Background: an optimization exercise with open tools, aiming at small area. Do not read the settings as production practice. The RTL was checked by simulation tests, not by an equivalence proof against the original design. The series may have gaps, and a smaller design here may also do less where the tests do not look. No activity file was given, so power comes from the tool's default toggle rates.

[flow/config.mk]
export PLATFORM = sky130hd
export DESIGN_NAME = pit
export DESIGN_NICKNAME = pit
export VERILOG_FILES = /design/flow/design.v
export SDC_FILE = /design/flow/constraint.sdc
export NUM_CORES = 4
export LEC_CHECK = 0
export CAP_MARGIN = 20
export CORE_MARGIN = 2
export CORE_UTILIZATION = 40
export SLEW_MARGIN = 20
[flow/constraint.sdc]
create_clock -name core_clock -period 10.0 [get_ports {clk}]
set_input_delay 2.0000 -clock core_clock [delete_from_list [all_inputs] [get_ports {clk}]]
set_output_delay 2.0000 -clock core_clock [all_outputs]
set_load 0.01 [all_outputs]
[flow/design.v]
module pit_counter(
    input             clk,
    input             rst_n,
    input             clock,
    input             gate,
    output reg        out,
    input       [7:0] data_in,
    input             set_control_mode,
    input             latch_count,
    input             latch_status,
    input             write,
    input             read,
    output      [7:0] data_out
);
reg [2:0] mode;
always @(posedge clk) begin
    if(rst_n == 1'b0)         mode <= 3'd2;
    else if(set_control_mode) mode <= data_in[3:1];
end
reg bcd;
always @(posedge clk) begin
    if(rst_n == 1'b0)         bcd <= 1'd0;
    else if(set_control_mode) bcd <= data_in[0];
end
reg [1:0] rw_mode;
always @(posedge clk) begin
    if(rst_n == 1'b0)         rw_mode <= 2'd1;
    else if(set_control_mode) rw_mode <= data_in[5:4];
end
reg [7:0] counter_l;
always @(posedge clk) begin
    if(rst_n == 1'b0)                               counter_l <= 8'd0;
    else if(set_control_mode)                       counter_l <= 8'd0;
    else if(write && rw_mode == 2'd3 && ~msb_write) counter_l <= data_in;
    else if(write && rw_mode == 2'd1)               counter_l <= data_in;
end
reg [7:0] counter_m;
always @(posedge clk) begin
    if(rst_n == 1'b0)                               counter_m <= 8'd0;
    else if(set_control_mode)                       counter_m <= 8'd0;
    else if(write && rw_mode == 2'd3 && msb_write)  counter_m <= data_in;
    else if(write && rw_mode == 2'd2)               counter_m <= data_in;
end
reg [7:0] output_l;
always @(posedge clk) begin
    if(rst_n == 1'b0)                       output_l <= 8'd0;
    else if(latch_count && ~output_latched) output_l <= counter[7:0];
    else if(~output_latched)                output_l <= counter[7:0];
end
reg [7:0] output_m;
always @(posedge clk) begin
    if(rst_n == 1'b0)                       output_m <= 8'd0;
    else if(latch_count && ~output_latched) output_m <= counter[15:8];
    else if(~output_latched)                output_m <= counter[15:8];
end
reg output_latched;
always @(posedge clk) begin
    if(rst_n == 1'b0)                               output_latched <= 1'b0;
    else if(set_control_mode)                       output_latched <= 1'b0;
    else if(latch_count)                            output_latched <= 1'b1;
    else if(read && (rw_mode != 2'd3 || msb_read))  output_latched <= 1'b0;
end
reg null_counter;
always @(posedge clk) begin
    if(rst_n == 1'b0)                                null_counter <= 1'b0;
    else if(set_control_mode)                        null_counter <= 1'b1;
    else if(write && (rw_mode != 2'd3 || msb_write)) null_counter <= 1'b1;
    else if(load)                                    null_counter <= 1'b0;
end
reg msb_write;
always @(posedge clk) begin
    if(rst_n == 1'b0)                       msb_write <= 1'b0;
    else if(set_control_mode)               msb_write <= 1'b0;
    else if(write_pulse && rw_mode == 2'd3) msb_write <= ~msb_write;
end
reg msb_read;
always @(posedge clk) begin
    if(rst_n == 1'b0)                      msb_read <= 1'b0;
    else if(set_control_mode)              msb_read <= 1'b0;
    else if(read_pulse && rw_mode == 2'd3) msb_read <= ~msb_read;
end
reg [7:0] status;
always @(posedge clk) begin
    if(rst_n == 1'b0)                        status <= 8'd0;
    else if(latch_status && ~status_latched) status <= { out, null_counter, rw_mode, mode, bcd };
end
reg status_latched;
always @(posedge clk) begin
    if(rst_n == 1'b0)           status_latched <= 1'b0;
    else if(set_control_mode)   status_latched <= 1'b0;
    else if(latch_status)       status_latched <= 1'b1;
    else if(read)               status_latched <= 1'b0;
end
assign data_out =
    (status_latched)               ? status   :
    (rw_mode == 2'd3 && ~msb_read) ? output_l :
    (rw_mode == 2'd3 &&  msb_read) ? output_m :
    (rw_mode == 2'd1)              ? output_l :
                                     output_m;
reg two_byte_write;
always @(posedge clk) begin
    if(rst_n == 1'b0)                 two_byte_write <= 1'b0;
    else if(write && rw_mode == 2'd3) two_byte_write <= 1'b1;
    else if(set_control_mode || load) two_byte_write <= 1'b0;
end
reg set_control_mode_last;
always @(posedge clk) set_control_mode_last <= set_control_mode;
reg set_control_mode_pulse;
always @(posedge clk) set_control_mode_pulse <= set_control_mode_last & ~set_control_mode;
reg write_last;
always @(posedge clk) write_last <= write;
reg write_pulse;
always @(posedge clk) write_pulse <= write_last & ~write;
reg read_last;
always @(posedge clk) read_last <= read;
reg read_pulse;
always @(posedge clk) read_pulse <= read_last & ~read;
reg clock_last;
always @(posedge clk) clock_last <= clock;
reg clock_pulse;
always @(posedge clk) clock_pulse <= clock_last & ~clock;
reg gate_last;
always @(posedge clk) gate_last <= gate;
reg gate_sampled;
always @(posedge clk) begin
    if(rst_n == 1'b0)             gate_sampled <= 1'b0;
    else if(~clock_last && clock) gate_sampled <= gate;
end
reg trigger;
always @(posedge clk) begin
    if(rst_n == 1'b0)             trigger <= 1'b0;
    else if(~gate_last && gate)   trigger <= 1'b1;
    else if(~clock_last && clock) trigger <= 1'b0;
end
reg trigger_sampled;
always @(posedge clk) begin
    if(rst_n == 1'b0)            trigger_sampled <= 1'b0;
    else if(~clock_last & clock) trigger_sampled <= trigger;
end
always @(posedge clk) begin
    if(rst_n == 1'b0)                                                 out <= 1'b1;
    else if(set_control_mode_pulse && mode      == 3'd0)              out <= 1'b0;
    else if(set_control_mode_pulse && mode      == 3'd1)              out <= 1'b1;
    else if(set_control_mode_pulse && mode[1:0] == 2'd2)              out <= 1'b1;
    else if(set_control_mode_pulse && mode[1:0] == 2'd3)              out <= 1'b1;
    else if(set_control_mode_pulse && mode      == 3'd4)              out <= 1'b1;
    else if(set_control_mode_pulse && mode      == 3'd5)              out <= 1'b1;
    else if(mode      == 3'd0 && (load || two_byte_write))            out <= 1'b0;
    else if(mode      == 3'd0 && counter == 16'd1 && enable)          out <= 1'b1;
    else if(mode      == 3'd1 && load)                                out <= 1'b0;
    else if(mode      == 3'd1 && counter == 16'd1 && enable)          out <= 1'b1;
    else if(mode[1:0] == 2'd2 && ~gate)                               out <= 1'b1;
    else if(mode[1:0] == 2'd2 && load)                                out <= 1'b1;
    else if(mode[1:0] == 2'd2 && counter == 16'd2 && enable)          out <= 1'b0;
    else if(mode[1:0] == 2'd3 && ~gate)                               out <= 1'b1;
    else if(mode[1:0] == 2'd3 && load && loaded && ~trigger_sampled)  out <= ~out;
    else if(mode      == 3'd4 && counter == 16'd1 && enable)          out <= 1'b0;
    else if(mode      == 3'd4 && counter == 16'd0 && enable)          out <= 1'b1;
    else if(mode      == 3'd5 && counter == 16'd1 && enable)          out <= 1'b0;
    else if(mode      == 3'd5 && counter == 16'd0 && enable)          out <= 1'b1;
end
reg written;
always @(posedge clk) begin
    if(rst_n == 1'b0)                                    written <= 1'b0;
    else if(set_control_mode)                            written <= 1'b0;
    else if(write_pulse && rw_mode != 2'd3)              written <= 1'b1;
    else if(write_pulse && rw_mode == 2'd3 && msb_write) written <= 1'b1;
    else if(load)                                        written <= 1'b0;
end
reg control_set;
always @(posedge clk) begin
    if(rst_n == 1'b0)         control_set <= 1'b0;
    else if(set_control_mode) control_set <= 1'b1;
    else if(load)             control_set <= 1'b0;
end
reg loaded;
always @(posedge clk) begin
    if(rst_n == 1'b0)         loaded <= 1'b0;
    else if(set_control_mode) loaded <= 1'b0;
    else if(load)             loaded <= 1'b1;
end
wire load = 
    (mode      == 3'd0 &&   written) ||                  
    clock_pulse && (
    (mode      == 3'd1 &&   trigger_sampled) ||
    (mode[1:0] == 2'd2 && ((written && control_set) || trigger_sampled || (loaded && gate_sampled && counter == 16'd1))) ||
    (mode[1:0] == 2'd3 && ((written && control_set) || trigger_sampled || (loaded && gate_sampled && counter == ((counter_l[0] & out) ? 16'd0 : 16'd2)))) ||
    (mode      == 3'd4 &&   written) ||
    (mode      == 3'd5 && ((written && control_set) || loaded) && trigger_sampled)
);
wire enable = ~load && loaded && clock_pulse && (
    (mode      == 3'd0 && gate_sampled && ~two_byte_write) ||
    (mode      == 3'd1) ||
    (mode[1:0] == 2'd2 && gate_sampled) ||
    (mode[1:0] == 2'd3 && gate_sampled) ||
    (mode      == 3'd4 && gate_sampled) ||
    (mode      == 3'd5)
);
wire [15:0] counter_minus_1 =
    (bcd && !counter[15:0]) ? 16'h9999 :
    (bcd && !counter[11:0]) ? { counter[15:12] - 1'd1, 12'h999 } :
    (bcd && !counter[7:0])  ? { counter[15:8]  - 1'd1,   8'h99 } :
    (bcd && !counter[3:0])  ? { counter[15:4]  - 1'd1,    4'h9 } :
                                counter - 1'd1;
reg [15:0] counter;
always @(posedge clk) begin
    if(rst_n == 1'b0) counter <= 16'd0;
    else if(load)     counter <= {counter_m, counter_l[7:1], counter_l[0] & (mode[1:0] != 2'd3)};
    else if(enable)   counter <= counter_minus_1 - (mode[1:0] == 2'd3);
end
endmodule
module pit(
	input               clk,
	input               rst_n,
	output              irq,
	input       [2:0]   io_address,
	input               io_read,
	output reg  [7:0]   io_readdata,
	input               io_write,
	input       [7:0]   io_writedata,
	output              speaker_out,
	input      [27:0]   clock_rate
);
reg [27:0] clk_rate;
always @(posedge clk) clk_rate <= clock_rate;
reg ce_system_counter;
reg [27:0] sum;
always @(posedge clk) begin : system_counter
	reg [27:0] sum_next;
	sum_next = sum + 28'd2386362;  
	ce_system_counter <= 1'b0;
	if(rst_n == 1'b0) sum <= 28'd0;
	else if(sum_next >= clk_rate) begin
		sum <= sum_next - clk_rate;
		ce_system_counter <= 1'b1;
	end
	else sum <= sum_next;
end
reg system_clock;
always @(posedge clk) begin
    if(rst_n == 1'b0)           system_clock <= 1'b0;
    else if(ce_system_counter)  system_clock <= ~system_clock;
end
always @(posedge clk) if(io_read) io_readdata <=
    (io_read && io_address == 0) ? counter_0_readdata :
    (io_read && io_address == 1) ? counter_1_readdata :
    (io_read && io_address == 2) ? counter_2_readdata :
    (io_read && io_address[2])   ? { 2'b0, spk_out, counter_1_toggle, 2'b0, speaker_enable, speaker_gate } :
                                     8'd0;  
reg [5:0] counter_1_cnt;
always @(posedge clk) begin
    if(rst_n == 1'b0)                                       counter_1_cnt <= 6'd0;
    else if(ce_system_counter && counter_1_cnt == 6'd35)    counter_1_cnt <= 6'd0;
    else if(ce_system_counter)                              counter_1_cnt <= counter_1_cnt + 6'd1;
end
reg counter_1_toggle;
always @(posedge clk) begin
    if(rst_n == 1'b0)                                       counter_1_toggle <= 1'b0;
    else if(ce_system_counter && counter_1_cnt == 6'd35)    counter_1_toggle <= ~(counter_1_toggle);
end
reg speaker_gate;
always @(posedge clk) begin
    if(rst_n == 1'b0)                  speaker_gate <= 1'b0;
    else if(io_write && io_address[2]) speaker_gate <= io_writedata[0];
end
reg speaker_enable;
always @(posedge clk) begin
    if(rst_n == 1'b0)                  speaker_enable <= 1'b0;
    else if(io_write && io_address[2]) speaker_enable <= io_writedata[1];
end
assign speaker_out = spk_out & speaker_enable;
wire [7:0] counter_0_readdata;
wire [7:0] counter_1_readdata;
wire [7:0] counter_2_readdata;
pit_counter pit_counter_0(
    .clk                (clk),
    .rst_n              (rst_n),
    .clock              (system_clock),      
    .gate               (1'b1),              
    .out                (irq),               
    .data_in            (io_writedata),                                                                                                                                       
    .set_control_mode   (io_write && io_address == 3 && io_writedata[7:6] == 2'b00 && io_writedata[5:4] != 2'b00),                                                            
    .latch_count        (io_write && io_address == 3 && ((io_writedata[7:6] == 2'b00 && io_writedata[5:4] == 2'b00) || (io_writedata[7:5] == 3'b110 && io_writedata[1]))),    
    .latch_status       (io_write && io_address == 3 && io_writedata[7:6] == 2'b11 && io_writedata[4] == 1'b0 && io_writedata[1]),                                            
    .write              (io_write && io_address == 0),                                                                                                                        
    .read               (io_read  && io_address == 0),                                                                                                                        
    .data_out           (counter_0_readdata)     
);
pit_counter pit_counter_1(
    .clk                (clk),
    .rst_n              (rst_n),
    .clock              (system_clock),      
    .gate               (1'b1),              
    /*verilator lint_off PINNOCONNECT*/
    .out                (),                  
    /*verilator lint_on PINNOCONNECT*/
    .data_in            (io_writedata),                                                                                                                                       
    .set_control_mode   (io_write && io_address == 3 && io_writedata[7:6] == 2'b01 && io_writedata[5:4] != 2'b00),                                                            
    .latch_count        (io_write && io_address == 3 && ((io_writedata[7:6] == 2'b01 && io_writedata[5:4] == 2'b00) || (io_writedata[7:5] == 3'b110 && io_writedata[2]))),    
    .latch_status       (io_write && io_address == 3 && io_writedata[7:6] == 2'b11 && io_writedata[4] == 1'b0 && io_writedata[2]),                                            
    .write              (io_write && io_address == 1),                                                                                                                        
    .read               (io_read  && io_address == 1),                                                                                                                        
    .data_out           (counter_1_readdata)     
);
wire spk_out;
pit_counter pit_counter_2(
    .clk                (clk),
    .rst_n              (rst_n),
    .clock              (system_clock),      
    .gate               (speaker_gate),      
    .out                (spk_out),           
    .data_in            (io_writedata),                                                                                                                                       
    .set_control_mode   (io_write && io_address == 3 && io_writedata[7:6] == 2'b10 && io_writedata[5:4] != 2'b00),                                                            
    .latch_count        (io_write && io_address == 3 && ((io_writedata[7:6] == 2'b10 && io_writedata[5:4] == 2'b00) || (io_writedata[7:5] == 3'b110 && io_writedata[3]))),    
    .latch_status       (io_write && io_address == 3 && io_writedata[7:6] == 2'b11 && io_writedata[4] == 1'b0 && io_writedata[3]),                                            
    .write              (io_write && io_address == 2),                                                                                                                        
    .read               (io_read  && io_address == 2),                                                                                                                        
    .data_out           (counter_2_readdata)     
);
endmodule
[flow/run.sh]
#!/bin/bash
# synth_recipe.tcl (not shown) runs the flow's synth.tcl, then flattens the netlist and writes it again
# the make line also repeats each setting of config.mk as NAME=value (left out here)
make -C /OpenROAD-flow-scripts/flow DESIGN_CONFIG=/design/flow/config.mk WORK_HOME=/design/flow/orfs CLKGATE_MAP_FILE= SYNTH_SCRIPT=/design/flow/synth_recipe.tcl finish
==> key figures, run 1 <==
Outcome
  – Outcome: finished clean

Finish
  – Total Nets Final: 2253
  – Number of antenna diodes: 0
  – Layout cells sized above 1: 0.0551

Worst setup path
  – Reg2reg end: sum[22]$_SDFF_PN0_
  – Ordered cell list for the critical path: a2111oi_1 > o21ai_0 > a31o_2 > a21o_1 > a21oi_1 > nor2_1 > xor2_1 > ha_1 > nand2_1 > nor4_1 > a21oi_1 > nand3b_1 > a21oi_2 > buf_4 > inv_1 > nor2_1 > a22o_1
  – Crit path largest cell delay: 0.75 ns
  – CP Capture Type: register
  – CP bufs+invs: 2
  – CP arrival: 5.79 ns
  – Critical path's top delay family: compound AO/OA/AOI/OAI gates

Power
  – Clk power: 1290 uW
  – Lkg Pwr: 0.00789 uW
  – Max VDD drop: 0.000190 V
  – P_sw: 1190 uW
  – Combinational share of power: 0.274
  – Seq pwr: 1400 uW
  – Pint: 2500 uW

Synthesis
  – Synth Register Bits: 316
  – Main combinational cell family by area after synthesis: simple AND/OR/NAND/NOR gates
  – Adder-cell share of the synthesized area: 0.0428
  – Simple-Gate Fraction of Synth Area: 0.230
  – Synth Area per Inst: 8.07 um^2
  – Netlist cell types: 85
  – Syn_nets: 2264
  – Mapped cell area: 0.0174 mm^2
  – Post-Synth XOR/XNOR Area: 0.0457

GRT
  – First-pass GRT wire length: 76800 um
  – Largest net degree at the start of global routing: 80
  – GRT Residual Overflow: 0
  – All-layer global routing usage: 0.212

Routing
  – Vias: 15.4k
  – Residual DRC: 0
  – Met3 wire length: 2530 um

Timing
  – Final max-slew violation count: 0
  – Final hold viol count: 0
  – Final Skew: 0.0208 ns
  – Min Tclk post-route: 5.32 ns
  – RSZ-0062 raised after global routing: no

Placement
  – Placed wire-length estimate: 33200 um
  – Buffers on Ports: 52

Clock tree
  – Hold-fix buffers, CTS: 0
  – CTS Buf Count: 36
  – CTS clock-pin slew for the worst setup and hold paths: 0.06 ns
  – Skew-Pair Late Insertion Delay: 0.54 ns
  – Post-CTS sizing: 0
  – H-tree levels: 2
  – CTS tree: built

Floorplan
  – Starting Density: 0.405

Min path
  – Hold path cells: 0
run 1: cell usage after synthesis, types with 39 or more instances:
master	n
o21ai_0	125
inv_1	83
ha_1	58
xnor2_1	52
nor2_1	261
dfxtp_1	308
xor2_1	39
nor3_1	51
clkbuf_1	108
nand2_1	224
mux2i_1	144
nand3_1	71
a21oi_1	157
run 1: worst max path at each step:
stage	to
floorplan	sum[26]$_SDFF_PN0_
global placement	sum[22]$_SDFF_PN0_
detailed placement	sum[24]$_SDFF_PN0_
CTS	sum[24]$_SDFF_PN0_
global route	sum[24]$_SDFF_PN0_
finish	sum[22]$_SDFF_PN0_
run 1: cell type report:
class / count / area [um^2]
fillers: 4255 / 23500
multi-input cells: 1639 / 10300
flip-flops and latches: 316 / 6410
clock buffers: 52 / 1050
well taps: 585 / 732
repair buffers: 74 / 686
inverters: 84 / 318
clock inverters: 11 / 95.1
run 1: metrics by stage:
step	std cells	instance area [um^2]	worst slack (ns)	util	hold WS, ns
final	2761	19600	4.68	0.454	0.421
after global routing	2761	19600	4.14	0.454	0.444
after CTS	2761	19500	4.73	0.454	0.423
after detailed placement	2698	18400	4.76	0.427	0.408
after global placement	2698	18400	4.95	0.427	0.398
after floorplan	2162	17400	6.12	-	0.384
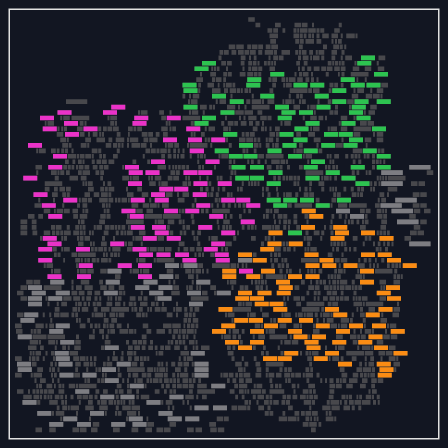
(run_1/hierarchy.png)
Other sequential cells in the stronger gray, the rest of the logic in the fainter gray.
scope	color	placed flops
pit_counter_1	magenta	79
pit_counter_0	green	78
pit_counter_2	orange	84
not colored	75

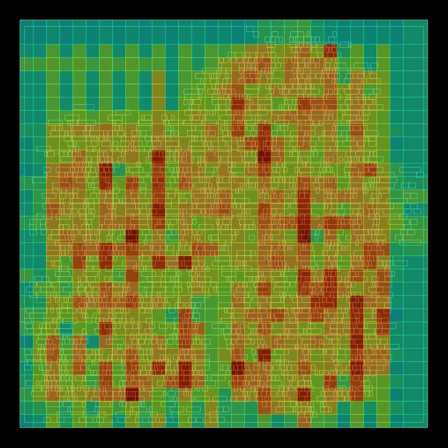
(run_1/final_congestion.png)
mean routed wirelength per cell: 17.3 um
Top Usage Layer GRT: met2

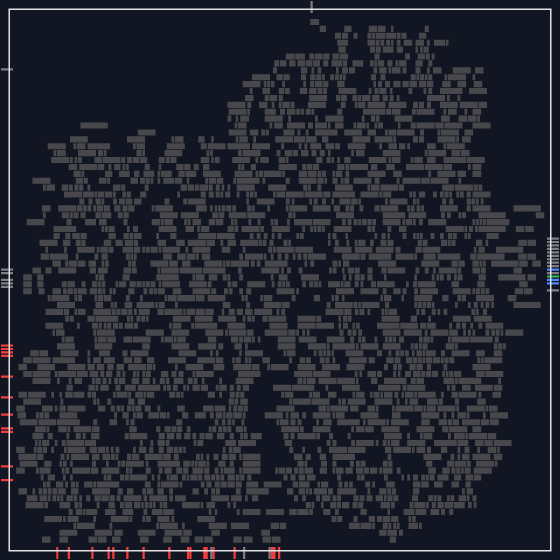
(run_1/pins.png)
Pins as bars across the die edge, other pins in gray.
port	color	pins	direction	edge
io_write	green	1	input	right
io_address	blue	3	input	right
clock_rate	red	28	input	17 bottom, 11 left

==> run 2: a larger rewrite; changed files in full <==
==> flow/design.v <==
module pit_counter #(
    parameter HAS_GATE = 1
)(
    input             clk,
    input             rst_n,
    input             clock_pulse,       
    input             clock_rise,        
    input             gate,
    input             gate_sampled_in,   
    output reg        out,
    input       [7:0] data_in,
    input             set_control_mode,
    input             latch_count,
    input             latch_status,
    input             write,
    input             read,
    input             write_pulse,
    input             read_pulse,
    input             set_control_mode_pulse,
    output      [7:0] data_out
);
reg [2:0] mode;
reg       bcd;
reg [1:0] rw_mode;    
always @(posedge clk) begin
    if(rst_n == 1'b0) begin
        mode    <= 3'd2;
        bcd     <= 1'b0;
        rw_mode <= 2'd1;
    end
    else if(set_control_mode) begin
        mode    <= data_in[3:1];
        bcd     <= data_in[0];
        rw_mode <= data_in[5:4];
    end
end
wire rw_lsb  = ~rw_mode[1];
wire rw_msb  = ~rw_mode[0];
wire rw_both = rw_mode[1] & rw_mode[0];
wire m0 = mode == 3'd0;
wire m1 = mode == 3'd1;
wire m2 = mode[1:0] == 2'd2;
wire m3 = mode[1:0] == 2'd3;
wire m4 = mode == 3'd4;
wire m5 = mode == 3'd5;
reg msb_write;
reg msb_read;
reg [7:0] counter_l;
reg [7:0] counter_m;
always @(posedge clk) begin
    if(rst_n == 1'b0 || set_control_mode) begin
        counter_l <= 8'd0;
        counter_m <= 8'd0;
    end
    else if(write) begin
        if(rw_lsb || (rw_both && ~msb_write)) counter_l <= data_in;
        if(rw_msb || (rw_both &&  msb_write)) counter_m <= data_in;
    end
end
reg [15:0] counter;
reg        output_latched;
reg [15:0] output_lm;
always @(posedge clk) if(~output_latched) output_lm <= counter;
always @(posedge clk) begin
    if(rst_n == 1'b0 || set_control_mode)           output_latched <= 1'b0;
    else if(latch_count)                            output_latched <= 1'b1;
    else if(read && (~rw_both || msb_read))         output_latched <= 1'b0;
end
wire load;
reg null_counter;
always @(posedge clk) begin
    if(rst_n == 1'b0)                                null_counter <= 1'b0;
    else if(set_control_mode)                        null_counter <= 1'b1;
    else if(write && (~rw_both || msb_write))        null_counter <= 1'b1;
    else if(load)                                    null_counter <= 1'b0;
end
always @(posedge clk) begin
    if(rst_n == 1'b0 || set_control_mode)   msb_write <= 1'b0;
    else if(write_pulse && rw_both)         msb_write <= ~msb_write;
end
always @(posedge clk) begin
    if(rst_n == 1'b0 || set_control_mode)   msb_read <= 1'b0;
    else if(read_pulse && rw_both)          msb_read <= ~msb_read;
end
reg [1:0] status;
always @(posedge clk) if(latch_status && ~status_latched) status <= { out, null_counter };
reg status_latched;
always @(posedge clk) begin
    if(rst_n == 1'b0 || set_control_mode)   status_latched <= 1'b0;
    else if(latch_status)                   status_latched <= 1'b1;
    else if(read)                           status_latched <= 1'b0;
end
assign data_out =
    (status_latched)              ? { status, rw_mode, mode, bcd } :
    (rw_lsb || (rw_both && ~msb_read)) ? output_lm[7:0] :
                                    output_lm[15:8];
reg two_byte_write;
always @(posedge clk) begin
    if(rst_n == 1'b0)                 two_byte_write <= 1'b0;
    else if(write && rw_both)         two_byte_write <= 1'b1;
    else if(set_control_mode || load) two_byte_write <= 1'b0;
end
wire gate_sampled;
wire trigger_sampled;
generate if(HAS_GATE) begin : g_gate
    reg gate_last;
    always @(posedge clk) gate_last <= gate;
    reg gs;
    always @(posedge clk) begin
        if(rst_n == 1'b0)    gs <= 1'b0;
        else if(clock_rise)  gs <= gate;
    end
    reg trigger;
    always @(posedge clk) begin
        if(rst_n == 1'b0)             trigger <= 1'b0;
        else if(~gate_last && gate)   trigger <= 1'b1;
        else if(clock_rise)           trigger <= 1'b0;
    end
    reg ts;
    always @(posedge clk) begin
        if(rst_n == 1'b0)    ts <= 1'b0;
        else if(clock_rise)  ts <= trigger;
    end
    assign gate_sampled    = gs;
    assign trigger_sampled = ts;
end
else begin : g_nogate
    assign gate_sampled    = gate_sampled_in;
    assign trigger_sampled = 1'b0;
end
endgenerate
wire zhi  = counter[15:2] == 14'd0;
wire eq0  = zhi & ~counter[1] & ~counter[0];
wire eq1  = zhi & ~counter[1] &  counter[0];
wire eq2  = zhi &  counter[1] & ~counter[0];
wire eq3  = zhi & ~counter[0] & (counter[1] ^ (counter_l[0] & out));
reg written;
reg control_set;
reg loaded;
assign load =
    (m0 && written) ||
    clock_pulse && (
    (m1 && trigger_sampled) ||
    (m2 && ((written && control_set) || trigger_sampled || (loaded && gate_sampled && eq1))) ||
    (m3 && ((written && control_set) || trigger_sampled || (loaded && gate_sampled && eq3))) ||
    (m4 && written) ||
    (m5 && ((written && control_set) || loaded) && trigger_sampled)
);
wire enable = ~load && loaded && clock_pulse && (gate_sampled ? (~m0 || ~two_byte_write) : (m1 || m5));
always @(posedge clk) begin
    if(rst_n == 1'b0)                                 out <= 1'b1;
    else if(set_control_mode_pulse)                   out <= mode != 3'd0;
    else if(m0) begin
        if(load || two_byte_write)                    out <= 1'b0;
        else if(eq1 && enable)                        out <= 1'b1;
    end
    else if(m1) begin
        if(load)                                      out <= 1'b0;
        else if(eq1 && enable)                        out <= 1'b1;
    end
    else if(m2) begin
        if(~gate || load)                             out <= 1'b1;
        else if(eq2 && enable)                        out <= 1'b0;
    end
    else if(m3) begin
        if(~gate)                                     out <= 1'b1;
        else if(load && loaded && ~trigger_sampled)   out <= ~out;
    end
    else begin  
        if(eq1 && enable)                             out <= 1'b0;
        else if(eq0 && enable)                        out <= 1'b1;
    end
end
always @(posedge clk) begin
    if(rst_n == 1'b0 || set_control_mode)             written <= 1'b0;
    else if(write_pulse && (~rw_both || msb_write))   written <= 1'b1;
    else if(load)                                     written <= 1'b0;
end
always @(posedge clk) begin
    if(rst_n == 1'b0)         control_set <= 1'b0;
    else if(set_control_mode) control_set <= 1'b1;
    else if(load)             control_set <= 1'b0;
end
always @(posedge clk) begin
    if(rst_n == 1'b0 || set_control_mode) loaded <= 1'b0;
    else if(load)                         loaded <= 1'b1;
end
wire [15:0] counter_dec = counter - 16'd1;
wire [15:0] counter_next;
genvar i;
generate for(i = 0; i < 4; i = i + 1) begin : g_digit
    wire wrap = bcd && counter[4*i+3:0] == 0;
    assign counter_next[4*i+3] = counter_dec[4*i+3];
    assign counter_next[4*i+2] = counter_dec[4*i+2] & ~wrap;
    assign counter_next[4*i+1] = counter_dec[4*i+1] & ~wrap;
    if(i == 0) begin : g_lsb
        assign counter_next[0] = ~counter[0] & ~m3;
    end
    else begin : g_hi
        assign counter_next[4*i] = counter_dec[4*i];
    end
end
endgenerate
always @(posedge clk) begin
    if(rst_n == 1'b0) counter <= 16'd0;
    else if(load)     counter <= {counter_m, counter_l[7:1], counter_l[0] & ~m3};
    else if(enable)   counter <= counter_next;
end
endmodule
module pit(
	input               clk,
	input               rst_n,
	output              irq,
	input       [2:0]   io_address,
	input               io_read,
	output reg  [7:0]   io_readdata,
	input               io_write,
	input       [7:0]   io_writedata,
	output              speaker_out,
	input      [27:0]   clock_rate
);
reg ce_system_counter;
reg [27:0] acc;
wire acc_wrap = rst_n == 1'b0 || ~acc[27];
always @(posedge clk) begin
	acc <= (rst_n ? acc : 28'd0) + 28'd2386362 - (acc_wrap ? clock_rate : 28'd0);
	ce_system_counter <= rst_n & ~acc[27];
end
reg system_clock;
always @(posedge clk) begin
    if(rst_n == 1'b0)           system_clock <= 1'b0;
    else if(ce_system_counter)  system_clock <= ~system_clock;
end
reg clock_last;
always @(posedge clk) clock_last <= system_clock;
reg clock_pulse;
always @(posedge clk) clock_pulse <= clock_last & ~system_clock;
wire clock_rise = ~clock_last & system_clock;
reg gate_sampled_01;
always @(posedge clk) begin
    if(rst_n == 1'b0)     gate_sampled_01 <= 1'b0;
    else if(clock_rise)   gate_sampled_01 <= 1'b1;
end
wire ctrl_write = io_write && io_address == 3'd3;
wire set_mode   = ctrl_write && io_writedata[7:6] != 2'b11 && io_writedata[5:4] != 2'b00;
wire cnt_write  = io_write && io_address[2:1] != 2'b11 && ~io_address[2];
wire cnt_read   = io_read  && io_address[2:1] != 2'b11 && ~io_address[2];
reg [3:0] ev_1;
reg [3:0] ev_2;
always @(posedge clk) begin
    ev_1 <= { set_mode | cnt_read, set_mode | cnt_write, set_mode ? io_writedata[7:6] : io_address[1:0] };
    ev_2 <= ev_1;
end
wire [2:0] ev_sel = { ev_2[1:0] == 2'd2, ev_2[1:0] == 2'd1, ev_2[1:0] == 2'd0 };
wire [2:0] write_pulse = (ev_2[3:2] == 2'b01) ? ev_sel : 3'd0;
wire [2:0] read_pulse  = (ev_2[3:2] == 2'b10) ? ev_sel : 3'd0;
wire [2:0] scm_pulse   = (ev_2[3:2] == 2'b11) ? ev_sel : 3'd0;
wire [2:0] sel_wd  = { io_writedata[7:6] == 2'd2, io_writedata[7:6] == 2'd1, io_writedata[7:6] == 2'd0 };
wire [2:0] sel_adr = { io_address[1:0] == 2'd2, io_address[1:0] == 2'd1, io_address[1:0] == 2'd0 } & {3{~io_address[2]}};
wire [2:0] set_control_mode = set_mode ? sel_wd : 3'd0;
wire       readback  = ctrl_write && io_writedata[7:6] == 2'b11;
wire [2:0] latch_count  = (ctrl_write && io_writedata[5:4] == 2'b00 ? sel_wd : 3'd0) |
                          (readback && ~io_writedata[5] ? io_writedata[3:1] : 3'd0);
wire [2:0] latch_status = (readback && ~io_writedata[4]) ? io_writedata[3:1] : 3'd0;
wire [2:0] write_sel    = io_write ? sel_adr : 3'd0;
wire [2:0] read_sel     = io_read  ? sel_adr : 3'd0;
always @(posedge clk) if(io_read) io_readdata <=
    (io_address[2])      ? { 2'b0, spk_out, counter_1_toggle, 2'b0, speaker_enable, speaker_gate } :
    (io_address == 3'd0) ? counter_0_readdata :
    (io_address == 3'd1) ? counter_1_readdata :
    (io_address == 3'd2) ? counter_2_readdata :
                           8'd0;  
reg [5:0] counter_1_cnt;
reg counter_1_toggle;
always @(posedge clk) begin
    if(rst_n == 1'b0) begin
        counter_1_cnt    <= 6'd0;
        counter_1_toggle <= 1'b0;
    end
    else if(ce_system_counter) begin
        if(counter_1_cnt == 6'd35) begin
            counter_1_cnt    <= 6'd0;
            counter_1_toggle <= ~counter_1_toggle;
        end
        else counter_1_cnt <= counter_1_cnt + 6'd1;
    end
end
reg speaker_gate;
reg speaker_enable;
always @(posedge clk) begin
    if(rst_n == 1'b0) begin
        speaker_gate   <= 1'b0;
        speaker_enable <= 1'b0;
    end
    else if(io_write && io_address[2]) begin
        speaker_gate   <= io_writedata[0];
        speaker_enable <= io_writedata[1];
    end
end
assign speaker_out = spk_out & speaker_enable;
wire [7:0] counter_0_readdata;
wire [7:0] counter_1_readdata;
wire [7:0] counter_2_readdata;
wire spk_out;
pit_counter #(.HAS_GATE(0)) pit_counter_0(
    .clk                    (clk),
    .rst_n                  (rst_n),
    .clock_pulse            (clock_pulse),
    .clock_rise             (clock_rise),
    .gate                   (1'b1),
    .gate_sampled_in        (gate_sampled_01),
    .out                    (irq),
    .data_in                (io_writedata),
    .set_control_mode       (set_control_mode[0]),
    .latch_count            (latch_count[0]),
    .latch_status           (latch_status[0]),
    .write                  (write_sel[0]),
    .read                   (read_sel[0]),
    .write_pulse            (write_pulse[0]),
    .read_pulse             (read_pulse[0]),
    .set_control_mode_pulse (scm_pulse[0]),
    .data_out               (counter_0_readdata)
);
/*verilator lint_off PINCONNECTEMPTY*/
pit_counter #(.HAS_GATE(0)) pit_counter_1(
    .clk                    (clk),
    .rst_n                  (rst_n),
    .clock_pulse            (clock_pulse),
    .clock_rise             (clock_rise),
    .gate                   (1'b1),
    .gate_sampled_in        (gate_sampled_01),
    .out                    (),
    .data_in                (io_writedata),
    .set_control_mode       (set_control_mode[1]),
    .latch_count            (latch_count[1]),
    .latch_status           (latch_status[1]),
    .write                  (write_sel[1]),
    .read                   (read_sel[1]),
    .write_pulse            (write_pulse[1]),
    .read_pulse             (read_pulse[1]),
    .set_control_mode_pulse (scm_pulse[1]),
    .data_out               (counter_1_readdata)
);
/*verilator lint_on PINCONNECTEMPTY*/
pit_counter #(.HAS_GATE(1)) pit_counter_2(
    .clk                    (clk),
    .rst_n                  (rst_n),
    .clock_pulse            (clock_pulse),
    .clock_rise             (clock_rise),
    .gate                   (speaker_gate),
    .gate_sampled_in        (1'b0),
    .out                    (spk_out),
    .data_in                (io_writedata),
    .set_control_mode       (set_control_mode[2]),
    .latch_count            (latch_count[2]),
    .latch_status           (latch_status[2]),
    .write                  (write_sel[2]),
    .read                   (read_sel[2]),
    .write_pulse            (write_pulse[2]),
    .read_pulse             (read_pulse[2]),
    .set_control_mode_pulse (scm_pulse[2]),
    .data_out               (counter_2_readdata)
);
endmodule
==> flow/config.mk <==
export PLATFORM = sky130hd
export DESIGN_NAME = pit
export DESIGN_NICKNAME = pit
export VERILOG_FILES = /design/flow/design.v
export SDC_FILE = /design/flow/constraint.sdc
export NUM_CORES = 4
export LEC_CHECK = 0
export CAP_MARGIN = 20
export CORE_MARGIN = 2
export CORE_UTILIZATION = 40
export CTS_BUF_LIST = sky130_fd_sc_hd__clkbuf_8
export CTS_CLUSTER_DIAMETER = 60
export CTS_CLUSTER_SIZE = 30
export SLEW_MARGIN = 20
==> run 2 against run 1 <==
- still clean
- power is 27% lower
- worst setup slack worse by 0.28 ns
- maximum frequency is 5.0% lower
- sequential share of layout area is 6.5 points higher
- core utilization is 0.071 points lower
- non-clock buffer count is 11 lower
- critical path type is now primary input to register
==> key figures, run 2 <==
Power
  – Max VDD drop: 0.000150 V (-21%)
  – P_sw: 901 uW (-25%)
  – Combinational share of power: 0.283 (+0.009)
  – Lkg Pwr: 0.00601 uW (-24%)
  – Pint: 1790 uW (-28%)

Worst setup path
  – Reg2reg end: acc[24]$_DFF_P_
  – Ordered cell list for the critical path: buf_2 > buf_4 > nand2_1 > and2_1 > ha_1 > inv_1 > ha_1 > a211oi_1 > nor2_1 > or3_1 > a211oi_1 > o31a_1 > o21ai_1 > o311ai_0
  – Critical path's top delay family: compound AO/OA/AOI/OAI gates
  – CP endpoint: acc[24]$_DFF_P_
  – CP Capture Type: register

Finish
  – Seq/total area: 0.393 (+0.0655)
  – Fin cells: 2002 (-27%)
  – Total Nets Final: 1644 (-27%)
  – Seq_cells: 260 (-18%)
  – Number of antenna diodes: 0 (unchanged)
  – Multi-input combinational area share: 0.475 (-0.0500)
  – Plain + repair buffers: 63 (-15%)
  – Non-clk invs: 61 (-27%)
  – Area of the multi-input gates: 0.00704 mm^2 (-31%)

Routing
  – Met3 wire length: 1970 um (-22%)
  – Residual DRC: 0 (unchanged)

Clock tree
  – H-tree levels: 1 (-1)
  – CTS clock-pin slew for the worst setup and hold paths: 0.12 ns (+0.06 ns)
  – Post-CTS sizing: 0 (unchanged)

Placement
  – Placed Instances: 1954 (-28%)
  – Pre-CTS setup slack: 3.78 ns (-0.986 ns)
  – DP Area: 0.0142 mm^2 (-23%)

Outcome
  – Outcome: finished clean

Synthesis
  – Top-count cell post-synth: nor2_1
  – Synth Register Bits: 260 (-18%)
  – Netlist cell types: 77 (-9.4%)
  – Commonest cells post-synth: 201 x nor2_1, 198 x dfxtp_1, 169 x nand2_1

Floorplan
  – Starting Density: 0.408 (+0.00358)
  – Tap cells: 442 (-24%)

GRT
  – First-pass GRT wire length: 55500 um (-28%)

Timing
  – RSZ-0062 raised after global routing: no
  – Final Skew: 0.0630 ns (+0.0421 ns)
[run 2: logic make-up (layout without fill, tap and decap cells)]
| kind of cell | count (synthesis) | in the layout | synth area share |
|---|---|---|---|
| AOI/OAI and AO/OA | 315 | 315 | 0.151 |
| adders and majority gates | 61 | 61 | 0.0577 |
| DFF | 260 | 260 | 0.436 |
| muxes | 86 | 86 | 0.0647 |
| buffers and inverters | 131 | 172 | 0.0377 |
| and+or+nand+nor | 604 | 604 | 0.212 |
| xor gates and xnor gates | 62 | 62 | 0.0407 |
[run 2: worst min-delay path by stage]
stage               startpoint               to  slack (ns)
5_1_grt        ev_1[0]$_DFF_P_  ev_2[0]$_DFF_P_        0.33
4_1_cts        ev_1[0]$_DFF_P_  ev_2[0]$_DFF_P_        0.33
2_1_floorplan  ev_1[0]$_DFF_P_  ev_2[0]$_DFF_P_        0.31
3_5_place_dp   ev_1[1]$_DFF_P_  ev_2[1]$_DFF_P_        0.31
6_report       ev_1[0]$_DFF_P_  ev_2[0]$_DFF_P_        0.33
3_3_place_gp   ev_1[3]$_DFF_P_  ev_2[3]$_DFF_P_        0.31
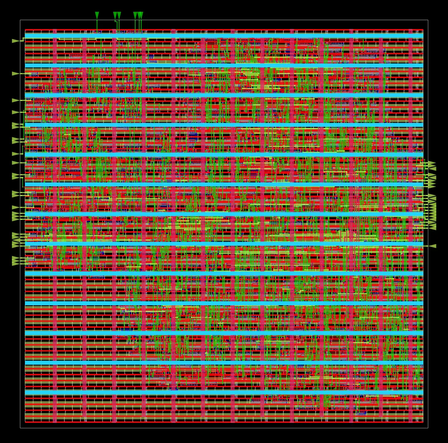
(run_2/final_all.png)
Die X: 187 um
post-route cell area: 0.0148 mm^2
Die ar.: 0.0349 mm^2

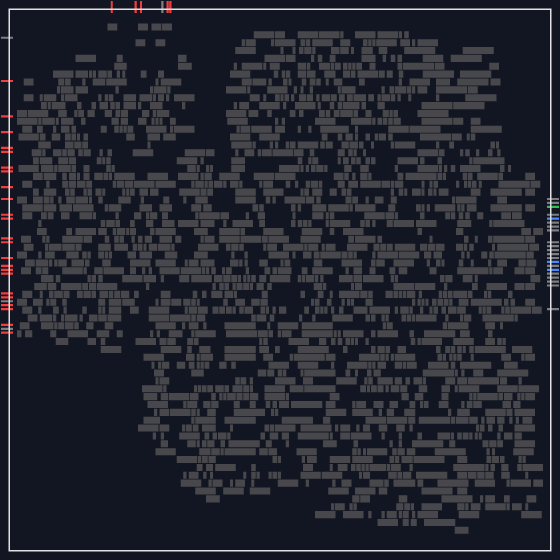
(run_2/pins.png)
Pins as bars across the die edge, other pins in gray.
port	color	pins	direction	edge
io_write	green	1	input	right
io_address	blue	3	input	right
clock_rate	red	28	input	23 left, 5 top

--- run 3 (diff from run 2) ---
--- a/flow/config.mk
+++ b/flow/config.mk
@@ -8,7 +8,4 @@
 export CAP_MARGIN = 20
 export CORE_MARGIN = 2
 export CORE_UTILIZATION = 40
-export CTS_BUF_LIST = sky130_fd_sc_hd__clkbuf_8
-export CTS_CLUSTER_DIAMETER = 60
-export CTS_CLUSTER_SIZE = 30
 export SLEW_MARGIN = 20
==> run 3 against run 2 <==
- global-route usage rose by 0.11 points
- hold slack worse by 0.0016 ns
- cell area is 2.5% higher
- critical endpoint unchanged
- synthesized area unchanged
- synthesized cell count did not move
- combinational power hardly changed
- highest routed layer unchanged
- maximum frequency fell by 0.37%
- die area did not move
- first-iteration DRC count is 20% lower
- critical path depth stayed put
- flip-flop and latch count unchanged
==> key figures, run 3 <==
Timing
  – Final hold viol count: 0
  – Final Skew: 0.0286 ns (-0.0344 ns)
  – Worst-Margin Slew: 1.13 ns
  – RSZ-0062 raised after global routing: no

Synthesis
  – Simple-Gate Fraction of Synth Area: 0.212 (unchanged)
  – Netlist cell types: 77 (unchanged)
  – Area fraction in compound gates after synthesis: 0.151 (unchanged)
  – Post-Synth XOR/XNOR Area: 0.0407 (unchanged)
  – Post-synthesis mux area share: 0.0647 (unchanged)
  – Mapped cell area: 0.0134 mm^2
  – Adder-cell share of the synthesized area: 0.0577 (unchanged)
  – Top-count cell post-synth: nor2_1
  – Main combinational cell family by area after synthesis: simple AND/OR/NAND/NOR gates
  – Synth Register Bits: 260 (unchanged)
  – Commonest cells post-synth: 201 x nor2_1, 198 x dfxtp_1, 169 x nand2_1

Finish
  – Post-route cell area: 0.0152 mm^2 (+2.5%)
  – Max reg flops: 28
  – Fin cells: 2008 (+0.30%)
  – Total Nets Final: 1647 (+0.18%)
  – Layout area overhead: 13.7%
  – # fillers: 3206
  – Number of antenna diodes: 0 (unchanged)

Clock tree
  – CTS clock-pin slew for the worst setup and hold paths: 0.06 ns (-0.06 ns)
  – CTS Buf Count: 29
  – Number of setup buffers added after CTS: 0
  – Root buffer cell: clkbuf_16
  – Post-CTS sizing: 0 (unchanged)
  – H-tree levels: 1 (unchanged)

GRT
  – Largest net degree at the start of global routing: 47
  – First-pass GRT wire length: 55900 um (+0.72%)

Worst setup path
  – CP endpoint: acc[24]$_DFF_P_
  – FF-to-FF setup slack: 6.16 ns
  – Critical path's top delay family: compound AO/OA/AOI/OAI gates
  – CP Capture Type: register
  – R2r startpoint: acc[27]$_DFF_P_
  – Worst-path maximum fanout: 46
  – Ordered cell list for the critical path: buf_2 > buf_4 > nand2_1 > and2_1 > ha_1 > inv_1 > ha_1 > a211oi_1 > nor2_1 > or3_1 > a211oi_1 > o31a_1 > o21ai_1 > o311ai_0
  – Startpoint types: primary input
  – Reg2reg end: acc[24]$_DFF_P_
  – CP max stage cell: nand2_1

Power
  – Clk power: 1070 uW
  – Pint: 2110 uW (+18%)
  – Combinational share of power: 0.252 (-0.031)
  – Max VDD drop: 0.000155 V (+3.1%)
  – P_sw: 917 uW (+1.7%)
  – Lkg Pwr: 0.00618 uW (+2.8%)

Floorplan
  – Die ar.: 0.0349 mm^2 (unchanged)
  – Starting Density: 0.408 (unchanged)
  – Die X: 187 um (unchanged)

Routing
  – Residual DRC: 0 (unchanged)

Placement
  – Pre-CTS setup slack: 3.78 ns (unchanged)
  – Buffers on Ports: 52
  – Placed Instances: 1954 (unchanged)
  – DP Area: 0.0142 mm^2 (unchanged)

Outcome
  – Outcome: finished clean

Min path
  – Hold Path End: ev_2[0]$_DFF_P_
  – Start point of the worst hold path: ev_1[0]$_DFF_P_
==> run 3: changes by cell type in the layout (fill, tap and decap cells not counted), moves of 2 or more <==
| cell | change |
|---|---|
| clkinv_4 | -2 |
| clkinvlp_4 | +2 |
| bufinv_16 | +3 |
| clkbuf_8 | -29 |
| clkinv_1 | +3 |
| inv_8 | -2 |
| inv_1 | -2 |
| clkbuf_16 | +29 |
| clkinv_8 | -2 |
| clkinv_2 | +7 |
| inv_6 | -2 |
==> run 3: routing by layer <==
metal,part of all wire,track usage
met3,0.061,0.0329
met4,0.020,0.0427
met5,0,0
met1,0.47,0.273
met2,0.45,0.320
==> run 3: area by class of cell <==
| class | instances | area (um^2) | share of cell area |
|---|---|---|---|
| repair buffers | 63 | 598 | 0.0394 |
| inverters | 61 | 229 | 0.0151 |
| multi-input cells | 1128 | 7040 | 0.463 |
| clock buffers | 30 | 729 | 0.0480 |
| well taps | 442 | 553 | 0.0364 |
| clock inverters | 24 | 220 | 0.0145 |
| flip-flops and latches | 260 | 5830 | 0.383 |
==> run 3: worst reg2reg max path: cells and delay by family (launching register included) <==
kind            cells  cell delay [ns]
fa+ha+maj           2             0.63
flops               1             0.36
buf+inv             1             0.04
compound gates      5             1.43
simple gates        4             1.27
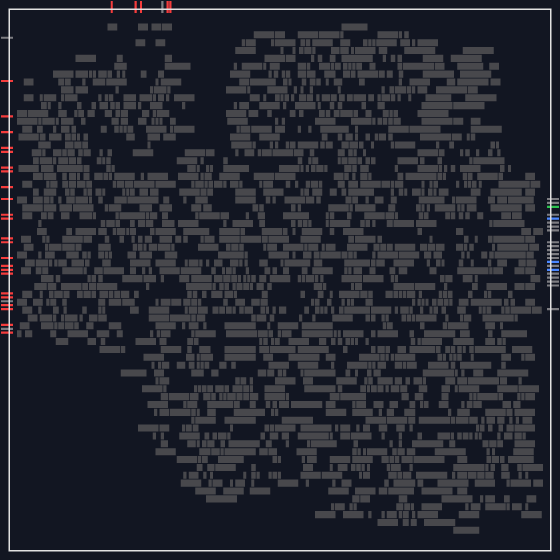
(run_3/pins.png)
Pins as bars across the die edge, other pins in gray.
port	color	pins	direction	edge
clock_rate	red	28	input	23 left, 5 top
io_address	blue	3	input	right
io_write	green	1	input	right

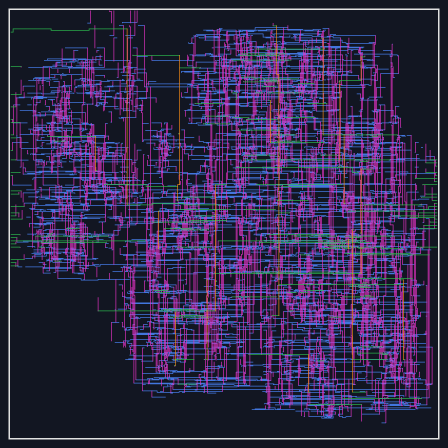
(run_3/metal_stack.png)
layer	color	wire length
met1	blue	16400 um
met4	orange	712 um
met3	green	2120 um
met2	magenta	15500 um

--- run 4 (diff from run 3) ---
--- a/flow/config.mk
+++ b/flow/config.mk
@@ -8,4 +8,7 @@
 export CAP_MARGIN = 20
 export CORE_MARGIN = 2
 export CORE_UTILIZATION = 40
+export CTS_BUF_LIST = sky130_fd_sc_hd__clkbuf_4
+export CTS_CLUSTER_DIAMETER = 30
+export CTS_CLUSTER_SIZE = 10
 export SLEW_MARGIN = 20
==> run 4 against run 3 <==
- clock skew up 0.028 ns
- final cell count is 3.7% higher
- via count grew 2.4%
- maximum frequency up 2.7%
- highest routed layer unchanged
- register-to-register slack got worse by 0.03 ns
- combinational power about the same
- still clean on timing, DRC and antenna
- clock power grew 6%
- synthesized cell count unchanged
==> key figures, run 4 <==
Worst setup path
  – FF-to-FF setup slack: 6.13 ns (-0.03 ns)
  – Startpoint types: primary input
  – CP Capture Type: register
  – CP max stage cell: nand2_1
  – Critical path's top delay family: compound AO/OA/AOI/OAI gates
  – Worst-path maximum fanout: 46 (unchanged)
  – Ordered cell list for the critical path: buf_2 > buf_4 > nand2_1 > and2_1 > ha_1 > inv_1 > ha_1 > a211oi_1 > nor2_1 > or3_1 > a211oi_1 > o31a_1 > o21ai_1 > o311ai_0
  – R2r startpoint: acc[27]$_DFF_P_
  – Reg2reg end: acc[24]$_DFF_P_

GRT
  – Top Usage Layer GRT: met2
  – Met2 Use GR: 0.316 (-0.00400)
  – GRT met1 Usage: 0.269 (-0.00340)
  – M3 GR Usage: 0.0519 (+0.0190)
  – Largest net degree at the start of global routing: 47 (unchanged)
  – First-pass GRT wire length: 56800 um (+1.5%)

Clock tree
  – H-tree levels: 3 (+2)
  – Root buffer cell: clkbuf_4
  – Post-CTS sizing: 0 (unchanged)
  – CTS clock-pin slew for the worst setup and hold paths: 0.11 ns (+0.05 ns)
  – Number of setup buffers added after CTS: 0 (unchanged)
  – CTS Buf Count: 68 (+130%)

Synthesis
  – Post-synthesis mux area share: 0.0647 (unchanged)
  – Commonest cells post-synth: 201 x nor2_1, 198 x dfxtp_1, 169 x nand2_1
  – Netlist cell types: 77 (unchanged)
  – Post-Synth XOR/XNOR Area: 0.0407 (unchanged)
  – Area fraction in compound gates after synthesis: 0.151 (unchanged)
  – Main combinational cell family by area after synthesis: simple AND/OR/NAND/NOR gates
  – Simple-Gate Fraction of Synth Area: 0.212 (unchanged)
  – Mapped cell area: 0.0134 mm^2 (unchanged)
  – Top-count cell post-synth: nor2_1

Finish
  – Clock-cell share: 0.0694 (+0.00694)
  – Number of antenna diodes: 3 (+3)
  – Plain + repair buffers: 63 (unchanged)
  – Seq_cells: 260 (unchanged)
  – # fillers: 3247 (+1.3%)
  – Clkbuf count: 81 (+170%)
  – Layout area overhead: 14.6%
  – Largest cell class by area: multi-input gates
  – Multi-input combinational area share: 0.460 (-0.00367)
  – Non-clk invs: 61 (unchanged)
  – Count of multi-input gates: 1128 (unchanged)
  – Total Nets Final: 1686 (+2.4%)
  – Final non-clock buffer share: 0.0391 (-0.000312)
  – Fin cells: 2082 (+3.7%)

Timing
  – Final Skew: 0.0570 ns (+0.0283 ns)
  – RSZ-0062 raised after global routing: no
  – Worst-Margin Slew: 1.11 ns (-0.0194 ns)

Placement
  – Placed Instances: 1954 (unchanged)
  – Buffers on Ports: 52 (unchanged)
  – DP Area: 0.0142 mm^2 (unchanged)

Routing
  – Residual DRC: 0 (unchanged)

Power
  – Lkg Pwr: 0.00632 uW (+2.3%)
  – Max VDD drop: 0.000130 V (-16%)

Min path
  – Hold Path End: ev_2[2]$_DFF_P_

Outcome
  – Outcome: finished clean

Floorplan
  – Starting Density: 0.408 (unchanged)
  – Die X: 187 um (unchanged)
-- run 4: per-stage QoR --
stage	hold slack (ns)	setup WS, ns	total power (uW)	utilization
after global routing	0.344	4.16	3300	0.468
after global placement	0.310	3.84	1970	0.435
after CTS	0.342	4.53	3130	0.468
final	0.341	4.53	3100	0.468
after floorplan	0.310	4.86	1810	-
after detailed placement	0.314	3.78	1980	0.435
-- run 4: report_power, final --
part           leakage (uW)  internal, uW  switching [uW]  total [uW]
clock              0.000599           639             495        1130
sequential          0.00234          1160            38.0        1200
combinational       0.00338           337             426         762
total               0.00632          2140             959        3100
-- run 4: worst max path at each step --
stage          start               to
2_1_floorplan  rst_n  acc[24]$_DFF_P_
3_3_place_gp   rst_n  acc[24]$_DFF_P_
3_5_place_dp   rst_n  acc[24]$_DFF_P_
4_1_cts        rst_n  acc[24]$_DFF_P_
5_1_grt        rst_n  acc[17]$_DFF_P_
6_report       rst_n  acc[24]$_DFF_P_
-- run 4: per-layer routing --
metal,up-vias,share of wire
li1,5560,-
met1,5256,0.47
met2,309,0.44
met3,83,0.060
met4,0,0.029
met5,-,0
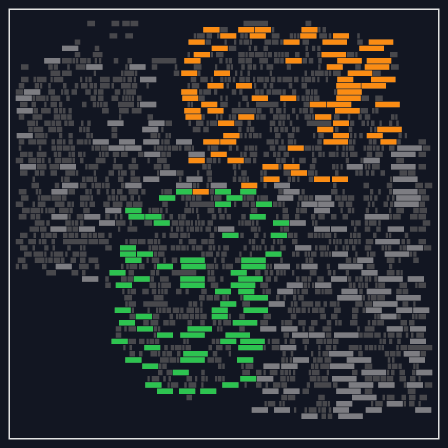
(run_4/hierarchy.png)
Other sequential cells in the stronger gray, the rest of the logic in the fainter gray.
scope	color	placed flops
pit_counter_0	green	66
pit_counter_2	orange	70

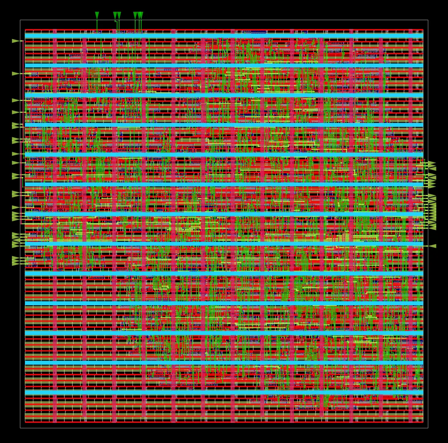
(run_4/final_all.png)
# IOs: 53
final core occ: 0.468
Die Ht: 187 um
num rows: 66
post-route cell area: 0.0153 mm^2


==> gallery <==
Port wiring.
(a)
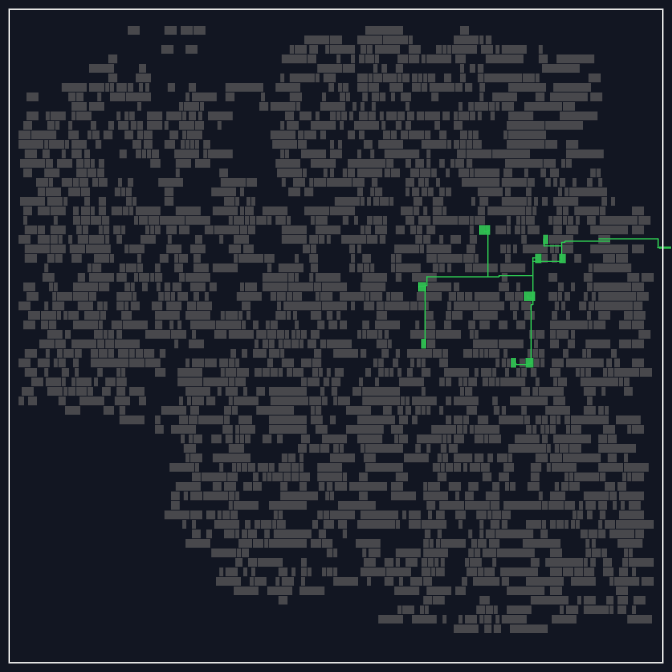
(b)
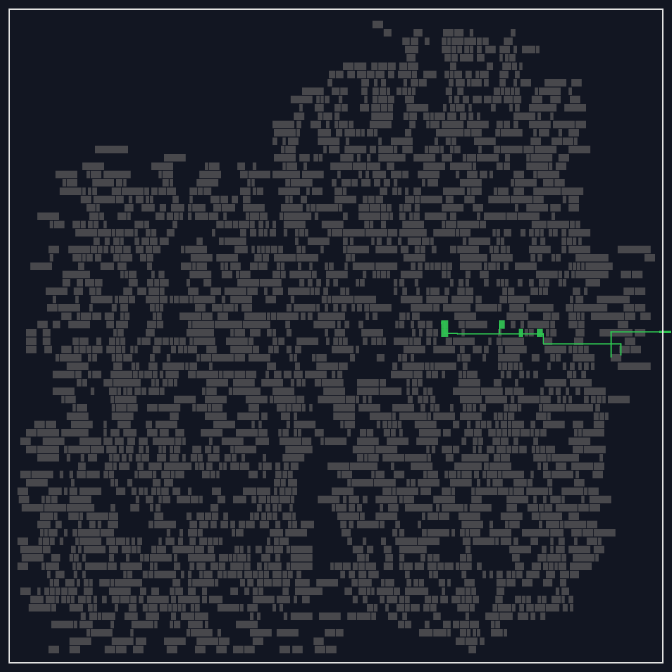
The one with the most cells is (b).
| picture | from |
|---|---|
| (a) | run 4 |
| (b) | run 1 |

Key to (b):
port	color	direction	edge	end cells	buffers	wire
io_write	green	input	right	5	1	100 um


==> notes/layouts.md <==
Pictures saved along the way, in no particular order.

Routed metal, one color a layer.
image #1
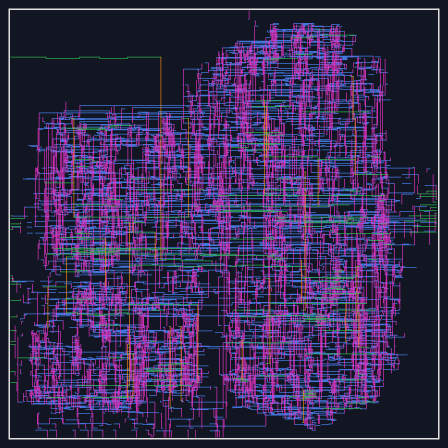
image #2
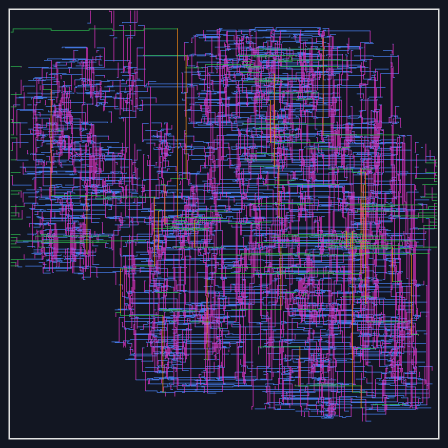
Of these, most wire: image #1
image #2 -> run 2
image #1 -> run 1

Key to image #1:
layer	color	wire length
met4	orange	914 um
met3	green	2530 um
met2	magenta	21.2 mm
met1	blue	23.2 mm

[separate check: timing with driven ports]
In the flow no input, the clock included, has a driving cell. The finished layouts below were timed again as built, in two steps.
Step 1 sets driving cells, clkbuf_16 on the clock port and buf_2 on the other inputs (assumed; they add their load-dependent delay and slew).
Step 2, shift: input delay + t, output delay - t, t = (earliest + latest rising clock arrival at the registers) / 2. This alone moves slack from input paths to output paths.
Three values: ideal, step 1, step 2; two values: the first two.
run	t, ns	setup WS [ns]	worst slew at a driven data input, ns
run 1	0.579	4.683 / 4.683 / 4.683	0.04
run 2	0.629	4.402 / 4.426 / 3.797	0.04
run 3	0.595	4.381 / 4.412 / 3.816	0.04
run 4	0.756	4.531 / 4.556 / 3.800	0.04
After both steps setup and hold are still met in every run listed. For run 4, which loses most, drivers alone change the setup slack by +0.025 ns; drivers and shift together by -0.731 ns.
